Source: an optimization exercise on an open RTL-to-GDS flow (aim: small area). Production flows keep margins and buffers that such runs may drop. The RTL of this run was laid out without a check of its function. Power is estimated from default activity; no workload was simulated.

==> images/layer_met1.png <==
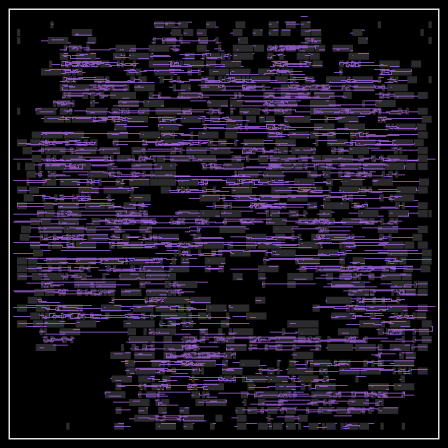
==> images/layer_met2.png <==
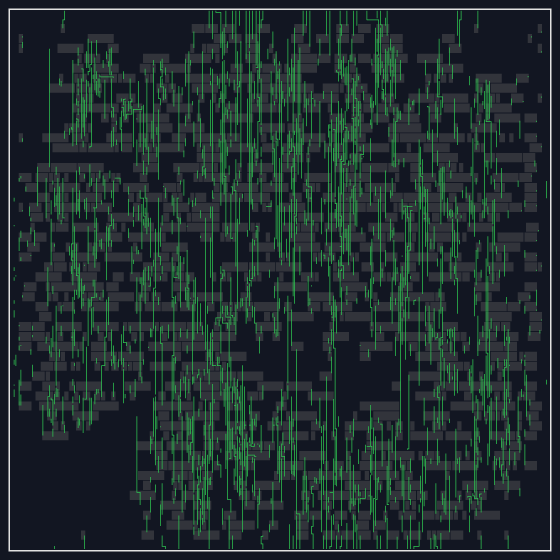
`design.v`:
```
module axi_lite_if #(
    parameter integer C_S_AXI_ADDR_WIDTH = 32,
    parameter integer C_S_AXI_DATA_WIDTH = 32
) (
input  wire                                S_AXI_ACLK,
input  wire                                S_AXI_ARESETN,
input  wire [C_S_AXI_ADDR_WIDTH-1:0]      S_AXI_AWADDR,
input  wire [2:0]                          S_AXI_AWPROT,
input  wire                                S_AXI_AWVALID,
output wire                                S_AXI_AWREADY,
input  wire [C_S_AXI_DATA_WIDTH-1:0]      S_AXI_WDATA,
input  wire [(C_S_AXI_DATA_WIDTH/8)-1:0]  S_AXI_WSTRB,
input  wire                                S_AXI_WVALID,
output wire                                S_AXI_WREADY,
output wire [1:0]                          S_AXI_BRESP,
output wire                                S_AXI_BVALID,
input  wire                                S_AXI_BREADY,
input  wire [C_S_AXI_ADDR_WIDTH-1:0]      S_AXI_ARADDR,
input  wire [2:0]                          S_AXI_ARPROT,
input  wire                                S_AXI_ARVALID,
output wire                                S_AXI_ARREADY,
output wire [C_S_AXI_DATA_WIDTH-1:0]      S_AXI_RDATA,
output wire [1:0]                          S_AXI_RRESP,
output wire                                S_AXI_RVALID,
input  wire                                S_AXI_RREADY,
output wire                                reg_write_en,
output wire [C_S_AXI_ADDR_WIDTH-1:0]      reg_write_addr,
output wire [C_S_AXI_DATA_WIDTH-1:0]      reg_write_data,
output wire [(C_S_AXI_DATA_WIDTH/8)-1:0]  reg_write_strb,
output wire                                reg_read_en,
output wire [C_S_AXI_ADDR_WIDTH-1:0]      reg_read_addr,
input  wire [C_S_AXI_DATA_WIDTH-1:0]      reg_read_data,
input  wire                                reg_read_valid
);
localparam [1:0] RESP_OKAY   = 2'b00;
localparam [1:0] RESP_SLVERR = 2'b10;
localparam [1:0] W_IDLE      = 2'b00;
localparam [1:0] W_WAIT_DATA = 2'b01;
localparam [1:0] W_WAIT_ADDR = 2'b10;
localparam [1:0] W_RESPOND   = 2'b11;
localparam [1:0] R_IDLE      = 2'b00;
localparam [1:0] R_WAIT_DATA = 2'b01;
localparam [1:0] R_RESPOND   = 2'b10;
reg [1:0] write_state_reg, write_state_next;
reg [1:0] read_state_reg, read_state_next;
reg [C_S_AXI_ADDR_WIDTH-1:0]      awaddr_reg;
reg [C_S_AXI_DATA_WIDTH-1:0]      wdata_reg;
reg [(C_S_AXI_DATA_WIDTH/8)-1:0]  wstrb_reg;
reg [C_S_AXI_ADDR_WIDTH-1:0]      araddr_reg;
reg awready_reg;
reg wready_reg;
reg bvalid_reg;
reg arready_reg;
reg rvalid_reg;
reg [C_S_AXI_DATA_WIDTH-1:0] rdata_reg;
reg [1:0] bresp_reg;
reg [1:0] rresp_reg;
reg reg_write_en_reg;
reg reg_read_en_reg;
assign S_AXI_AWREADY = awready_reg;
assign S_AXI_WREADY  = wready_reg;
assign S_AXI_BVALID  = bvalid_reg;
assign S_AXI_BRESP   = bresp_reg;
assign S_AXI_ARREADY = arready_reg;
assign S_AXI_RVALID  = rvalid_reg;
assign S_AXI_RDATA   = rdata_reg;
assign S_AXI_RRESP   = rresp_reg;
assign reg_write_en   = reg_write_en_reg;
assign reg_write_addr = awaddr_reg;
assign reg_write_data = wdata_reg;
assign reg_write_strb = wstrb_reg;
assign reg_read_en   = reg_read_en_reg;
assign reg_read_addr = araddr_reg;
always @(posedge S_AXI_ACLK) begin
    if (!S_AXI_ARESETN) begin
        write_state_reg <= W_IDLE;
    end else begin
        write_state_reg <= write_state_next;
    end
end
always @(*) begin
    write_state_next = write_state_reg;
    case (write_state_reg)
        W_IDLE: begin
            if (S_AXI_AWVALID && S_AXI_WVALID) begin
                write_state_next = W_RESPOND;
            end else if (S_AXI_AWVALID) begin
                write_state_next = W_WAIT_DATA;
            end else if (S_AXI_WVALID) begin
                write_state_next = W_WAIT_ADDR;
            end else begin
                write_state_next = W_IDLE;
            end
        end
        W_WAIT_DATA: begin
            if (S_AXI_WVALID) begin
                write_state_next = W_RESPOND;
            end else begin
                write_state_next = W_WAIT_DATA;
            end
        end
        W_WAIT_ADDR: begin
            if (S_AXI_AWVALID) begin
                write_state_next = W_RESPOND;
            end else begin
                write_state_next = W_WAIT_ADDR;
            end
        end
        W_RESPOND: begin
            if (S_AXI_BREADY) begin
                write_state_next = W_IDLE;
            end else begin
                write_state_next = W_RESPOND;
            end
        end
        default: begin
            write_state_next = W_IDLE;
        end
    endcase
end
always @(posedge S_AXI_ACLK) begin
    if (!S_AXI_ARESETN) begin
        awready_reg      <= 1'b0;
        wready_reg       <= 1'b0;
        bvalid_reg       <= 1'b0;
        bresp_reg        <= RESP_OKAY;
        awaddr_reg       <= {C_S_AXI_ADDR_WIDTH{1'b0}};
        wdata_reg        <= {C_S_AXI_DATA_WIDTH{1'b0}};
        wstrb_reg        <= {(C_S_AXI_DATA_WIDTH/8){1'b0}};
        reg_write_en_reg <= 1'b0;
    end else begin
        awready_reg      <= 1'b0;
        wready_reg       <= 1'b0;
        reg_write_en_reg <= 1'b0;
        case (write_state_reg)
            W_IDLE: begin
                if (S_AXI_AWVALID && S_AXI_WVALID) begin
                    awready_reg      <= 1'b1;
                    wready_reg       <= 1'b1;
                    awaddr_reg       <= S_AXI_AWADDR;
                    wdata_reg        <= S_AXI_WDATA;
                    wstrb_reg        <= S_AXI_WSTRB;
                    reg_write_en_reg <= 1'b1;
                    bvalid_reg       <= 1'b1;
                    bresp_reg        <= RESP_OKAY;
                end else if (S_AXI_AWVALID) begin
                    awready_reg <= 1'b1;
                    awaddr_reg  <= S_AXI_AWADDR;
                end else if (S_AXI_WVALID) begin
                    wready_reg <= 1'b1;
                    wdata_reg  <= S_AXI_WDATA;
                    wstrb_reg  <= S_AXI_WSTRB;
                end else begin
                    awready_reg <= 1'b0;
                    wready_reg  <= 1'b0;
                end
            end
            W_WAIT_DATA: begin
                if (S_AXI_WVALID) begin
                    wready_reg       <= 1'b1;
                    wdata_reg        <= S_AXI_WDATA;
                    wstrb_reg        <= S_AXI_WSTRB;
                    reg_write_en_reg <= 1'b1;
                    bvalid_reg       <= 1'b1;
                    bresp_reg        <= RESP_OKAY;
                end else begin
                    wready_reg <= 1'b0;
                end
            end
            W_WAIT_ADDR: begin
                if (S_AXI_AWVALID) begin
                    awready_reg      <= 1'b1;
                    awaddr_reg       <= S_AXI_AWADDR;
                    reg_write_en_reg <= 1'b1;
                    bvalid_reg       <= 1'b1;
                    bresp_reg        <= RESP_OKAY;
                end else begin
                    awready_reg <= 1'b0;
                end
            end
            W_RESPOND: begin
                if (S_AXI_BREADY) begin
                    bvalid_reg <= 1'b0;
                end else begin
                    bvalid_reg <= 1'b1;
                end
            end
            default: begin
                awready_reg      <= 1'b0;
                wready_reg       <= 1'b0;
                bvalid_reg       <= 1'b0;
                reg_write_en_reg <= 1'b0;
            end
        endcase
    end
end
always @(posedge S_AXI_ACLK) begin
    if (!S_AXI_ARESETN) begin
        read_state_reg <= R_IDLE;
    end else begin
        read_state_reg <= read_state_next;
    end
end
always @(*) begin
    read_state_next = read_state_reg;
    case (read_state_reg)
        R_IDLE: begin
            if (S_AXI_ARVALID) begin
                read_state_next = R_WAIT_DATA;
            end else begin
                read_state_next = R_IDLE;
            end
        end
        R_WAIT_DATA: begin
            if (reg_read_valid) begin
                read_state_next = R_RESPOND;
            end else begin
                read_state_next = R_WAIT_DATA;
            end
        end
        R_RESPOND: begin
            if (S_AXI_RREADY) begin
                read_state_next = R_IDLE;
            end else begin
                read_state_next = R_RESPOND;
            end
        end
        default: begin
            read_state_next = R_IDLE;
        end
    endcase
end
always @(posedge S_AXI_ACLK) begin
    if (!S_AXI_ARESETN) begin
        arready_reg     <= 1'b0;
        rvalid_reg      <= 1'b0;
        rdata_reg       <= {C_S_AXI_DATA_WIDTH{1'b0}};
        rresp_reg       <= RESP_OKAY;
        araddr_reg      <= {C_S_AXI_ADDR_WIDTH{1'b0}};
        reg_read_en_reg <= 1'b0;
    end else begin
        arready_reg     <= 1'b0;
        reg_read_en_reg <= 1'b0;
        case (read_state_reg)
            R_IDLE: begin
                if (S_AXI_ARVALID) begin
                    arready_reg     <= 1'b1;
                    araddr_reg      <= S_AXI_ARADDR;
                    reg_read_en_reg <= 1'b1;
                end else begin
                    arready_reg <= 1'b0;
                end
            end
            R_WAIT_DATA: begin
                if (reg_read_valid) begin
                    rdata_reg  <= reg_read_data;
                    rvalid_reg <= 1'b1;
                    rresp_reg  <= RESP_OKAY;
                end else begin
                    rvalid_reg <= 1'b0;
                end
            end
            R_RESPOND: begin
                if (S_AXI_RREADY) begin
                    rvalid_reg <= 1'b0;
                end else begin
                    rvalid_reg <= 1'b1;
                end
            end
            default: begin
                arready_reg <= 1'b0;
                rvalid_reg  <= 1'b0;
            end
        endcase
    end
end
endmodule
module reg_bank #(
    parameter integer C_DATA_WIDTH = 32,
    parameter integer C_ADDR_WIDTH = 32
) (
input  wire                         clk,
input  wire                         resetn,
input  wire                         write_en,
input  wire [C_ADDR_WIDTH-1:0]     write_addr,
input  wire [C_DATA_WIDTH-1:0]     write_data,
input  wire [(C_DATA_WIDTH/8)-1:0] write_strb,
input  wire                         read_en,
input  wire [C_ADDR_WIDTH-1:0]     read_addr,
output wire [C_DATA_WIDTH-1:0]     read_data,
output wire                         read_valid,
output wire [7:0]                   led_control,
output wire [15:0]                  seg_data,
input  wire                         ext_interrupt,
output wire                         irq_out
);
localparam [C_ADDR_WIDTH-1:0] ADDR_LED_CTRL   = 32'h00000000;   
localparam [C_ADDR_WIDTH-1:0] ADDR_SEG_DATA   = 32'h00000004;   
localparam [C_ADDR_WIDTH-1:0] ADDR_IRQ_ENABLE = 32'h00000008;   
localparam [C_ADDR_WIDTH-1:0] ADDR_IRQ_STATUS = 32'h0000000C;   
localparam [C_ADDR_WIDTH-1:0] ADDR_IRQ_CLEAR  = 32'h00000010;   
reg [7:0]  led_ctrl_reg;
reg [15:0] seg_data_reg;
reg        irq_enable_reg;
reg        irq_status_reg;
reg [C_DATA_WIDTH-1:0] read_data_reg;
reg read_valid_reg;
reg ext_interrupt_d1;
reg ext_interrupt_d2;
wire ext_interrupt_posedge;
assign led_control = led_ctrl_reg;
assign seg_data    = seg_data_reg;
assign read_data   = read_data_reg;
assign read_valid  = read_valid_reg;
assign irq_out     = irq_status_reg & irq_enable_reg;
assign ext_interrupt_posedge = ext_interrupt_d1 & ~ext_interrupt_d2;
always @(posedge clk) begin
    if (!resetn) begin
        ext_interrupt_d1 <= 1'b0;
        ext_interrupt_d2 <= 1'b0;
    end else begin
        ext_interrupt_d1 <= ext_interrupt;
        ext_interrupt_d2 <= ext_interrupt_d1;
    end
end
always @(posedge clk) begin
    if (!resetn) begin
        led_ctrl_reg   <= 8'h00;
        seg_data_reg   <= 16'h0000;
        irq_enable_reg <= 1'b0;
    end else begin
        if (write_en) begin
            case (write_addr)
                ADDR_LED_CTRL: begin
                    if (write_strb[0]) led_ctrl_reg <= write_data[7:0];
                end
                ADDR_SEG_DATA: begin
                    if (write_strb[0]) seg_data_reg[7:0]  <= write_data[7:0];
                    if (write_strb[1]) seg_data_reg[15:8] <= write_data[15:8];
                end
                ADDR_IRQ_ENABLE: begin
                    if (write_strb[0]) irq_enable_reg <= write_data[0];
                end
                default: begin
                end
            endcase
        end else begin
        end
    end
end
always @(posedge clk) begin
    if (!resetn) begin
        irq_status_reg <= 1'b0;
    end else begin
        if (write_en && (write_addr == ADDR_IRQ_CLEAR) && write_strb[0] && write_data[0]) begin
            irq_status_reg <= 1'b0;
        end else if (ext_interrupt_posedge) begin
            irq_status_reg <= 1'b1;
        end else begin
        end
    end
end
always @(posedge clk) begin
    if (!resetn) begin
        read_data_reg  <= {C_DATA_WIDTH{1'b0}};
        read_valid_reg <= 1'b0;
    end else begin
        if (read_en) begin
            read_valid_reg <= 1'b1;
            case (read_addr)
                ADDR_LED_CTRL: begin
                    read_data_reg <= {{(C_DATA_WIDTH-8){1'b0}}, led_ctrl_reg};
                end
                ADDR_SEG_DATA: begin
                    read_data_reg <= {{(C_DATA_WIDTH-16){1'b0}}, seg_data_reg};
                end
                ADDR_IRQ_ENABLE: begin
                    read_data_reg <= {{(C_DATA_WIDTH-1){1'b0}}, irq_enable_reg};
                end
                ADDR_IRQ_STATUS: begin
                    read_data_reg <= {{(C_DATA_WIDTH-1){1'b0}}, irq_status_reg};
                end
                default: begin
                    read_data_reg <= {C_DATA_WIDTH{1'b0}};
                end
            endcase
        end else begin
            read_valid_reg <= 1'b0;
            read_data_reg  <= read_data_reg;   
        end
    end
end
endmodule
module led_driver #(
    parameter integer NUM_LEDS = 8,
    parameter integer ENABLE_PWM = 0,            
    parameter integer PWM_RESOLUTION = 8,        
    parameter integer CLK_FREQ_HZ = 100_000_000  
) (
input  wire                  clk,
input  wire                  resetn,
input  wire [NUM_LEDS-1:0]   led_control,
input  wire [PWM_RESOLUTION-1:0] pwm_duty,
output wire [NUM_LEDS-1:0]   leds
);
generate
    if (ENABLE_PWM == 1) begin : gen_pwm
        localparam integer PWM_PERIOD = (1 << PWM_RESOLUTION) - 1;
        reg [PWM_RESOLUTION-1:0] pwm_counter;
        reg                       pwm_active;
        reg [NUM_LEDS-1:0]       leds_reg;
        always @(posedge clk) begin
            if (!resetn) begin
                pwm_counter <= {PWM_RESOLUTION{1'b0}};
            end else begin
                if (pwm_counter == PWM_PERIOD[PWM_RESOLUTION-1:0]) begin
                    pwm_counter <= {PWM_RESOLUTION{1'b0}};
                end else begin
                    pwm_counter <= pwm_counter + 1'b1;
                end
            end
        end
        always @(posedge clk) begin
            if (!resetn) begin
                pwm_active <= 1'b0;
            end else begin
                pwm_active <= (pwm_counter < pwm_duty) ? 1'b1 : 1'b0;
            end
        end
        always @(posedge clk) begin
            if (!resetn) begin
                leds_reg <= {NUM_LEDS{1'b0}};
            end else begin
                leds_reg <= led_control & {NUM_LEDS{pwm_active}};
            end
        end
        assign leds = leds_reg;
    end else begin : gen_direct
        reg [NUM_LEDS-1:0] leds_reg;
        always @(posedge clk) begin
            if (!resetn) begin
                leds_reg <= {NUM_LEDS{1'b0}};
            end else begin
                leds_reg <= led_control;
            end
        end
        assign leds = leds_reg;
    end
endgenerate
endmodule
module sevenseg_mux #(
    parameter integer CLK_FREQ_HZ = 100_000_000,   
    parameter integer REFRESH_RATE_HZ = 1000        
) (
input  wire        clk,
input  wire        resetn,
input  wire [15:0] seg_data,
output wire [6:0]  seg_cathode,   
output wire [3:0]  seg_anode      
);
localparam integer COUNTER_MAX = CLK_FREQ_HZ / (REFRESH_RATE_HZ * 4) - 1;
localparam integer COUNTER_WIDTH = $clog2(COUNTER_MAX + 1);
reg [COUNTER_WIDTH-1:0] counter_reg;
reg [1:0]               digit_sel_reg;
reg [3:0]               current_digit;
reg [6:0]               seg_cathode_reg;
reg [3:0]               seg_anode_reg;
assign seg_cathode = seg_cathode_reg;
assign seg_anode   = seg_anode_reg;
always @(posedge clk) begin
    if (!resetn) begin
        counter_reg   <= {COUNTER_WIDTH{1'b0}};
        digit_sel_reg <= 2'b00;
    end else begin
        if (counter_reg == COUNTER_MAX[COUNTER_WIDTH-1:0]) begin
            counter_reg   <= {COUNTER_WIDTH{1'b0}};
            digit_sel_reg <= digit_sel_reg + 2'b01;
        end else begin
            counter_reg   <= counter_reg + 1'b1;
            digit_sel_reg <= digit_sel_reg;
        end
    end
end
always @(*) begin
    case (digit_sel_reg)
        2'b00: current_digit = seg_data[3:0];
        2'b01: current_digit = seg_data[7:4];
        2'b10: current_digit = seg_data[11:8];
        2'b11: current_digit = seg_data[15:12];
        default: current_digit = 4'h0;
    endcase
end
always @(*) begin
    case (current_digit)
        4'h0: seg_cathode_reg = 7'b1000000;   
        4'h1: seg_cathode_reg = 7'b1111001;   
        4'h2: seg_cathode_reg = 7'b0100100;   
        4'h3: seg_cathode_reg = 7'b0110000;   
        4'h4: seg_cathode_reg = 7'b0011001;   
        4'h5: seg_cathode_reg = 7'b0010010;   
        4'h6: seg_cathode_reg = 7'b0000010;   
        4'h7: seg_cathode_reg = 7'b1111000;   
        4'h8: seg_cathode_reg = 7'b0000000;   
        4'h9: seg_cathode_reg = 7'b0010000;   
        4'hA: seg_cathode_reg = 7'b0001000;   
        4'hB: seg_cathode_reg = 7'b0000011;   
        4'hC: seg_cathode_reg = 7'b1000110;   
        4'hD: seg_cathode_reg = 7'b0100001;   
        4'hE: seg_cathode_reg = 7'b0000110;   
        4'hF: seg_cathode_reg = 7'b0001110;   
        default: seg_cathode_reg = 7'b1111111;   
    endcase
end
always @(*) begin
    case (digit_sel_reg)
        2'b00: seg_anode_reg = 4'b1110;   
        2'b01: seg_anode_reg = 4'b1101;   
        2'b10: seg_anode_reg = 4'b1011;   
        2'b11: seg_anode_reg = 4'b0111;   
        default: seg_anode_reg = 4'b1111;   
    endcase
end
endmodule
module irq_ctrl #(
    parameter integer CLK_FREQ_HZ = 100_000_000,   
    parameter integer DEBOUNCE_MS = 1               
) (
input  wire  clk,
input  wire  resetn,
input  wire  ext_irq_in,
output wire  irq_pulse_out
);
localparam integer DEBOUNCE_COUNT = (CLK_FREQ_HZ / 1000) * DEBOUNCE_MS;
localparam integer COUNTER_WIDTH = $clog2(DEBOUNCE_COUNT + 1);
reg [COUNTER_WIDTH-1:0] debounce_counter;
reg                      ext_irq_sync_1;
reg                      ext_irq_sync_2;
reg                      ext_irq_stable;
reg                      ext_irq_d1;
wire                     ext_irq_posedge;
reg                      irq_pulse_reg;
assign irq_pulse_out = irq_pulse_reg;
always @(posedge clk) begin
    if (!resetn) begin
        ext_irq_sync_1 <= 1'b0;
        ext_irq_sync_2 <= 1'b0;
    end else begin
        ext_irq_sync_1 <= ext_irq_in;
        ext_irq_sync_2 <= ext_irq_sync_1;
    end
end
always @(posedge clk) begin
    if (!resetn) begin
        debounce_counter <= {COUNTER_WIDTH{1'b0}};
        ext_irq_stable   <= 1'b0;
    end else begin
        if (ext_irq_sync_2 != ext_irq_stable) begin
            if (debounce_counter == DEBOUNCE_COUNT[COUNTER_WIDTH-1:0]) begin
                ext_irq_stable   <= ext_irq_sync_2;
                debounce_counter <= {COUNTER_WIDTH{1'b0}};
            end else begin
                debounce_counter <= debounce_counter + 1'b1;
            end
        end else begin
            debounce_counter <= {COUNTER_WIDTH{1'b0}};
        end
    end
end
always @(posedge clk) begin
    if (!resetn) begin
        ext_irq_d1 <= 1'b0;
    end else begin
        ext_irq_d1 <= ext_irq_stable;
    end
end
assign ext_irq_posedge = ext_irq_stable & ~ext_irq_d1;
always @(posedge clk) begin
    if (!resetn) begin
        irq_pulse_reg <= 1'b0;
    end else begin
        irq_pulse_reg <= ext_irq_posedge;
    end
end
endmodule
module axi_peripheral_top #(
    parameter integer C_S_AXI_DATA_WIDTH = 32,
    parameter integer C_S_AXI_ADDR_WIDTH = 32,
    parameter integer CLK_FREQ_HZ        = 100_000_000,
    parameter integer NUM_LEDS           = 8
) (
input  wire                                  S_AXI_ACLK,
input  wire                                  S_AXI_ARESETN,
input  wire [C_S_AXI_ADDR_WIDTH-1:0]        S_AXI_AWADDR,
input  wire [2:0]                            S_AXI_AWPROT,
input  wire                                  S_AXI_AWVALID,
output wire                                  S_AXI_AWREADY,
input  wire [C_S_AXI_DATA_WIDTH-1:0]        S_AXI_WDATA,
input  wire [(C_S_AXI_DATA_WIDTH/8)-1:0]    S_AXI_WSTRB,
input  wire                                  S_AXI_WVALID,
output wire                                  S_AXI_WREADY,
output wire [1:0]                            S_AXI_BRESP,
output wire                                  S_AXI_BVALID,
input  wire                                  S_AXI_BREADY,
input  wire [C_S_AXI_ADDR_WIDTH-1:0]        S_AXI_ARADDR,
input  wire [2:0]                            S_AXI_ARPROT,
input  wire                                  S_AXI_ARVALID,
output wire                                  S_AXI_ARREADY,
output wire [C_S_AXI_DATA_WIDTH-1:0]        S_AXI_RDATA,
output wire [1:0]                            S_AXI_RRESP,
output wire                                  S_AXI_RVALID,
input  wire                                  S_AXI_RREADY,
output wire [NUM_LEDS-1:0]                   leds,
output wire [6:0]                            seg_cathode,
output wire [3:0]                            seg_anode,
output wire                                  irq_out,
input  wire                                  ext_irq_in
);
wire                                 reg_write_en;
wire [C_S_AXI_ADDR_WIDTH-1:0]       reg_write_addr;
wire [C_S_AXI_DATA_WIDTH-1:0]       reg_write_data;
wire [(C_S_AXI_DATA_WIDTH/8)-1:0]   reg_write_strb;
wire                                 reg_read_en;
wire [C_S_AXI_ADDR_WIDTH-1:0]       reg_read_addr;
wire [C_S_AXI_DATA_WIDTH-1:0]       reg_read_data;
wire                                 reg_read_valid;
wire [7:0]  led_control;
wire [15:0] seg_data;
wire        irq_from_regbank;
wire        ext_interrupt_clean;
axi_lite_if #(
    .C_S_AXI_ADDR_WIDTH(C_S_AXI_ADDR_WIDTH),
    .C_S_AXI_DATA_WIDTH(C_S_AXI_DATA_WIDTH)
) u_axi_lite_if (
    .S_AXI_ACLK         (S_AXI_ACLK),
    .S_AXI_ARESETN      (S_AXI_ARESETN),
    .S_AXI_AWADDR       (S_AXI_AWADDR),
    .S_AXI_AWPROT       (S_AXI_AWPROT),
    .S_AXI_AWVALID      (S_AXI_AWVALID),
    .S_AXI_AWREADY      (S_AXI_AWREADY),
    .S_AXI_WDATA        (S_AXI_WDATA),
    .S_AXI_WSTRB        (S_AXI_WSTRB),
    .S_AXI_WVALID       (S_AXI_WVALID),
    .S_AXI_WREADY       (S_AXI_WREADY),
    .S_AXI_BRESP        (S_AXI_BRESP),
    .S_AXI_BVALID       (S_AXI_BVALID),
    .S_AXI_BREADY       (S_AXI_BREADY),
    .S_AXI_ARADDR       (S_AXI_ARADDR),
    .S_AXI_ARPROT       (S_AXI_ARPROT),
    .S_AXI_ARVALID      (S_AXI_ARVALID),
    .S_AXI_ARREADY      (S_AXI_ARREADY),
    .S_AXI_RDATA        (S_AXI_RDATA),
    .S_AXI_RRESP        (S_AXI_RRESP),
    .S_AXI_RVALID       (S_AXI_RVALID),
    .S_AXI_RREADY       (S_AXI_RREADY),
    .reg_write_en       (reg_write_en),
    .reg_write_addr     (reg_write_addr),
    .reg_write_data     (reg_write_data),
    .reg_write_strb     (reg_write_strb),
    .reg_read_en        (reg_read_en),
    .reg_read_addr      (reg_read_addr),
    .reg_read_data      (reg_read_data),
    .reg_read_valid     (reg_read_valid)
);
reg_bank #(
    .C_DATA_WIDTH(C_S_AXI_DATA_WIDTH),
    .C_ADDR_WIDTH(C_S_AXI_ADDR_WIDTH)
) u_reg_bank (
    .clk            (S_AXI_ACLK),
    .resetn         (S_AXI_ARESETN),
    .write_en       (reg_write_en),
    .write_addr     (reg_write_addr),
    .write_data     (reg_write_data),
    .write_strb     (reg_write_strb),
    .read_en        (reg_read_en),
    .read_addr      (reg_read_addr),
    .read_data      (reg_read_data),
    .read_valid     (reg_read_valid),
    .led_control    (led_control),
    .seg_data       (seg_data),
    .ext_interrupt  (ext_interrupt_clean),
    .irq_out        (irq_from_regbank)
);
led_driver #(
    .NUM_LEDS       (NUM_LEDS),
    .ENABLE_PWM     (0),
    .PWM_RESOLUTION (8),
    .CLK_FREQ_HZ    (CLK_FREQ_HZ)
) u_led_driver (
    .clk            (S_AXI_ACLK),
    .resetn         (S_AXI_ARESETN),
    .led_control    (led_control),
    .pwm_duty       (8'd128),   
    .leds           (leds)
);
sevenseg_mux #(
    .CLK_FREQ_HZ      (CLK_FREQ_HZ),
    .REFRESH_RATE_HZ  (1000)
) u_sevenseg_mux (
    .clk              (S_AXI_ACLK),
    .resetn           (S_AXI_ARESETN),
    .seg_data         (seg_data),
    .seg_cathode      (seg_cathode),
    .seg_anode        (seg_anode)
);
irq_ctrl #(
    .CLK_FREQ_HZ  (CLK_FREQ_HZ),
    .DEBOUNCE_MS  (1)   
) u_irq_ctrl (
    .clk            (S_AXI_ACLK),
    .resetn         (S_AXI_ARESETN),
    .ext_irq_in     (ext_irq_in),
    .irq_pulse_out  (ext_interrupt_clean)
);
assign irq_out = irq_from_regbank;
endmodule
```
`run.sh`:
```
#!/bin/bash
# synth_recipe.tcl (not shown) runs the flow's synth.tcl, then flattens the netlist and writes it again
# the make line also repeats each setting of config.mk as NAME=value (left out here)
make -C /OpenROAD-flow-scripts/flow DESIGN_CONFIG=/design/flow/config.mk WORK_HOME=/design/flow/orfs CLKGATE_MAP_FILE= SYNTH_SCRIPT=/design/flow/synth_recipe.tcl finish
```
`config.mk`:
```
export PLATFORM = sky130hd
export DESIGN_NAME = axi_peripheral_top
export DESIGN_NICKNAME = axi_peripheral_top
export VERILOG_FILES = /design/flow/design.v
export SDC_FILE = /design/flow/constraint.sdc
export NUM_CORES = 4
export LEC_CHECK = 0
export CAP_MARGIN = 20
export CORE_MARGIN = 2
export CORE_UTILIZATION = 40
export SLEW_MARGIN = 20
```
`constraint.sdc`:
```
create_clock -name core_clock -period 10.0 [get_ports {S_AXI_ACLK}]
set_input_delay 2.0000 -clock core_clock [delete_from_list [all_inputs] [get_ports {S_AXI_ACLK}]]
set_output_delay 2.0000 -clock core_clock [all_outputs]
set_load 0.01 [all_outputs]
```
==> results.toml <==
[min_path]
holdCritStartpoint = "u_irq_ctrl.ext_irq_d1"
hold_end = "u_irq_ctrl.irq_pulse_reg"
hp-class = "flip-flop to flip-flop"

[final_layout]
drive_above_1_share = 0.05253
final_cell_mix = "nand2_1 (248), dfxtp_1 (200), clkdlybuf4s50_1 (129)"
fill_cells = 1981
syn_to_final_growth_pct = 24.54
multi_input_area_sq_mm = 0.003885
nNetsFinal = 1208
layout_commonest_cell = "nand2_1"
stdcell_area_sq_mm = 0.01031
post-route-util = 0.5080
diodes = 0

[power_and_ir_drop]
pwr-share-comb = 0.089
p_total_w = 0.001701
p_clk_w = 0.000708
intPower_w = 0.001297
p_seq_frac = 0.495
p_leak_nw = 3.802
ir_drop_uv = 105.2
p_comb_w = 0.000151

[setup_path]
cp_slowest_cell = "clkdlybuf4s50_1"
rr_endpoint = "u_reg_bank.seg_data_reg[0]"
r2r_cells = 4
path_cells = "inv_1, ha_1, a222oi_1, mux2_2, inv_1, ha_1, and3_1, a211o_1, clkdlybuf4s50_1"
path_delay_family = "buffers and inverters"
required_ps = 8000
arrival_ps = 3030
critPathLaunch = "u_sevenseg_mux.digit_sel_reg[0]"
r2r-start = "u_axi_lite_if.awaddr_reg[17]"
critPathMaxStageDelay_ps = 480
critical_path.endpoint = "seg_cathode[0]"
crit_type = "flip-flop to primary output"
cp-start-kind = "flip-flop"

[placement]
dp.final_hpwl_um = 12580
place_area_sq_mm = 0.009696
dpl_worst_slack_ps = 5358
place.gp.congestion = 0.7755
io_buffers = 130

[synth]
synth_cell_types = 56
synth_seq_cells = 200
synthCells = 965
async_flop_share = 0
yosysSeqAreaShare = 0.4835
syn_avg_cell_area_sq_um = 8.581
synth.top_cell.area_share = 0.4835
synth-edff-count = 0
yosysTopAreaCell = "dfxtp_1"

[grt]
grt_max_degree = 90
grt_pass1_vias = 6113
grt_overflow_total = 0
grt_pass1_wl_um = 30040
track_usage = 0.1686

[timing]
fin_crit_ps = 5027
setup-tns-final_ps = 0
hold_viol = 0
setup_slack_ps = 4973
tightest_slew_ps = 983.0
slew_violations = 0
max_freq_ghz = 0.1989
setup_violations = 0
finalClockSkew_ps = 7.731
slew_headroom = 0.3446

[clock_tree]
cts_max_level = 4
cts_root_buf = "clkbuf_16"
ctsResizeCount = 0
clk_latency_ps = 430
cts_buffers = 17
hold_buffers = 0
cts_max_path_buffers = 2
tritoncts = "yes"
cts_setup_buffers = 0

[floorplan]
core_sq_mm = 0.02030
die_x_um = 147.9
dieArea_sq_mm = 0.02187

[routing]
drtIter0Drc = 296
drcViolationCount = 0
avgViaCountPerCell = 4.809
ant_nets = 0
dr.pass1.iters = 5
vias = 6516

[run]
maxCapViolCount = 0

[run_status]
outcome = "timing/DRC/antenna clean"
About layer_met1.png:
wire length on this layer: 8,900 um
share of all routed wire: 49%
main direction: horizontal
met1 track demand over resource: 0.2337
Detailed Route WL: 18,160 um

About layer_met2.png:
main direction: vertical
nets with wire on the layer: 891

==> per-layer routing <==
layer  vias to the layer above  routed length (um)  GRT usage
li1                       3412                   -          -
met1                      2959                8901     0.2337
met2                       130                8217     0.2626
met3                        15                 834    0.03858
met4                         0                 211    0.05190
met5                         -                   0          0
==> final cells by class <==
class,instances,share of cell area
sequential,200,0.3883
multi-input combinational,681,0.3767
timing repair buffer,136,0.1301
clock buffer,20,0.04331
tap,270,0.03276
clock inverter,12,0.01577
inverter,36,0.01310
==> Yosys cell counts, types with 15 or more instances <==
master,instances
a21oi_1,102
buf_4,20
clkbuf_1,40
dfxtp_1,200
ha_1,22
inv_1,34
mux2i_1,40
nand2_1,249
nand3_1,15
nor2_1,44
nor4_1,16
xnor2_1,17
==> logic make-up after synthesis <==
family	share of synthesized area
fa+ha+maj	0.03324
compound gates	0.1044
flops	0.4835
buf+inv	0.05757
mux	0.05515
xor+xnor	0.02962
simple gates	0.2360
other cells	0.0004529

## afterwards: timing with drivers on the ports
In the flow no input, the clock included, has a driving cell. The finished layout below was timed again as built, in two steps. Step 1 sets driving cells, clkbuf_16 on the clock port and buf_2 on the other inputs (assumed; they add their load-dependent delay and slew). Step 2, shift: input delay + t, output delay - t, t = (earliest + latest rising clock arrival at the registers) / 2. This alone moves slack from input paths to output paths. a / b / c = no drivers / after step 1 / after step 2; a / b = the first two.
t, ns: 0.465
setup slack, ns: 4.973 / 4.932 / 5.396
worst setup path after step 2: register to output
latest minus earliest clock arrival (ns): 0.009 / 0.009
worst slew at a driven data input, ns: 0.06
After both steps this run still meets setup and hold. The setup slack of this run moves by -0.041 ns with the drivers and by +0.423 ns with both steps.
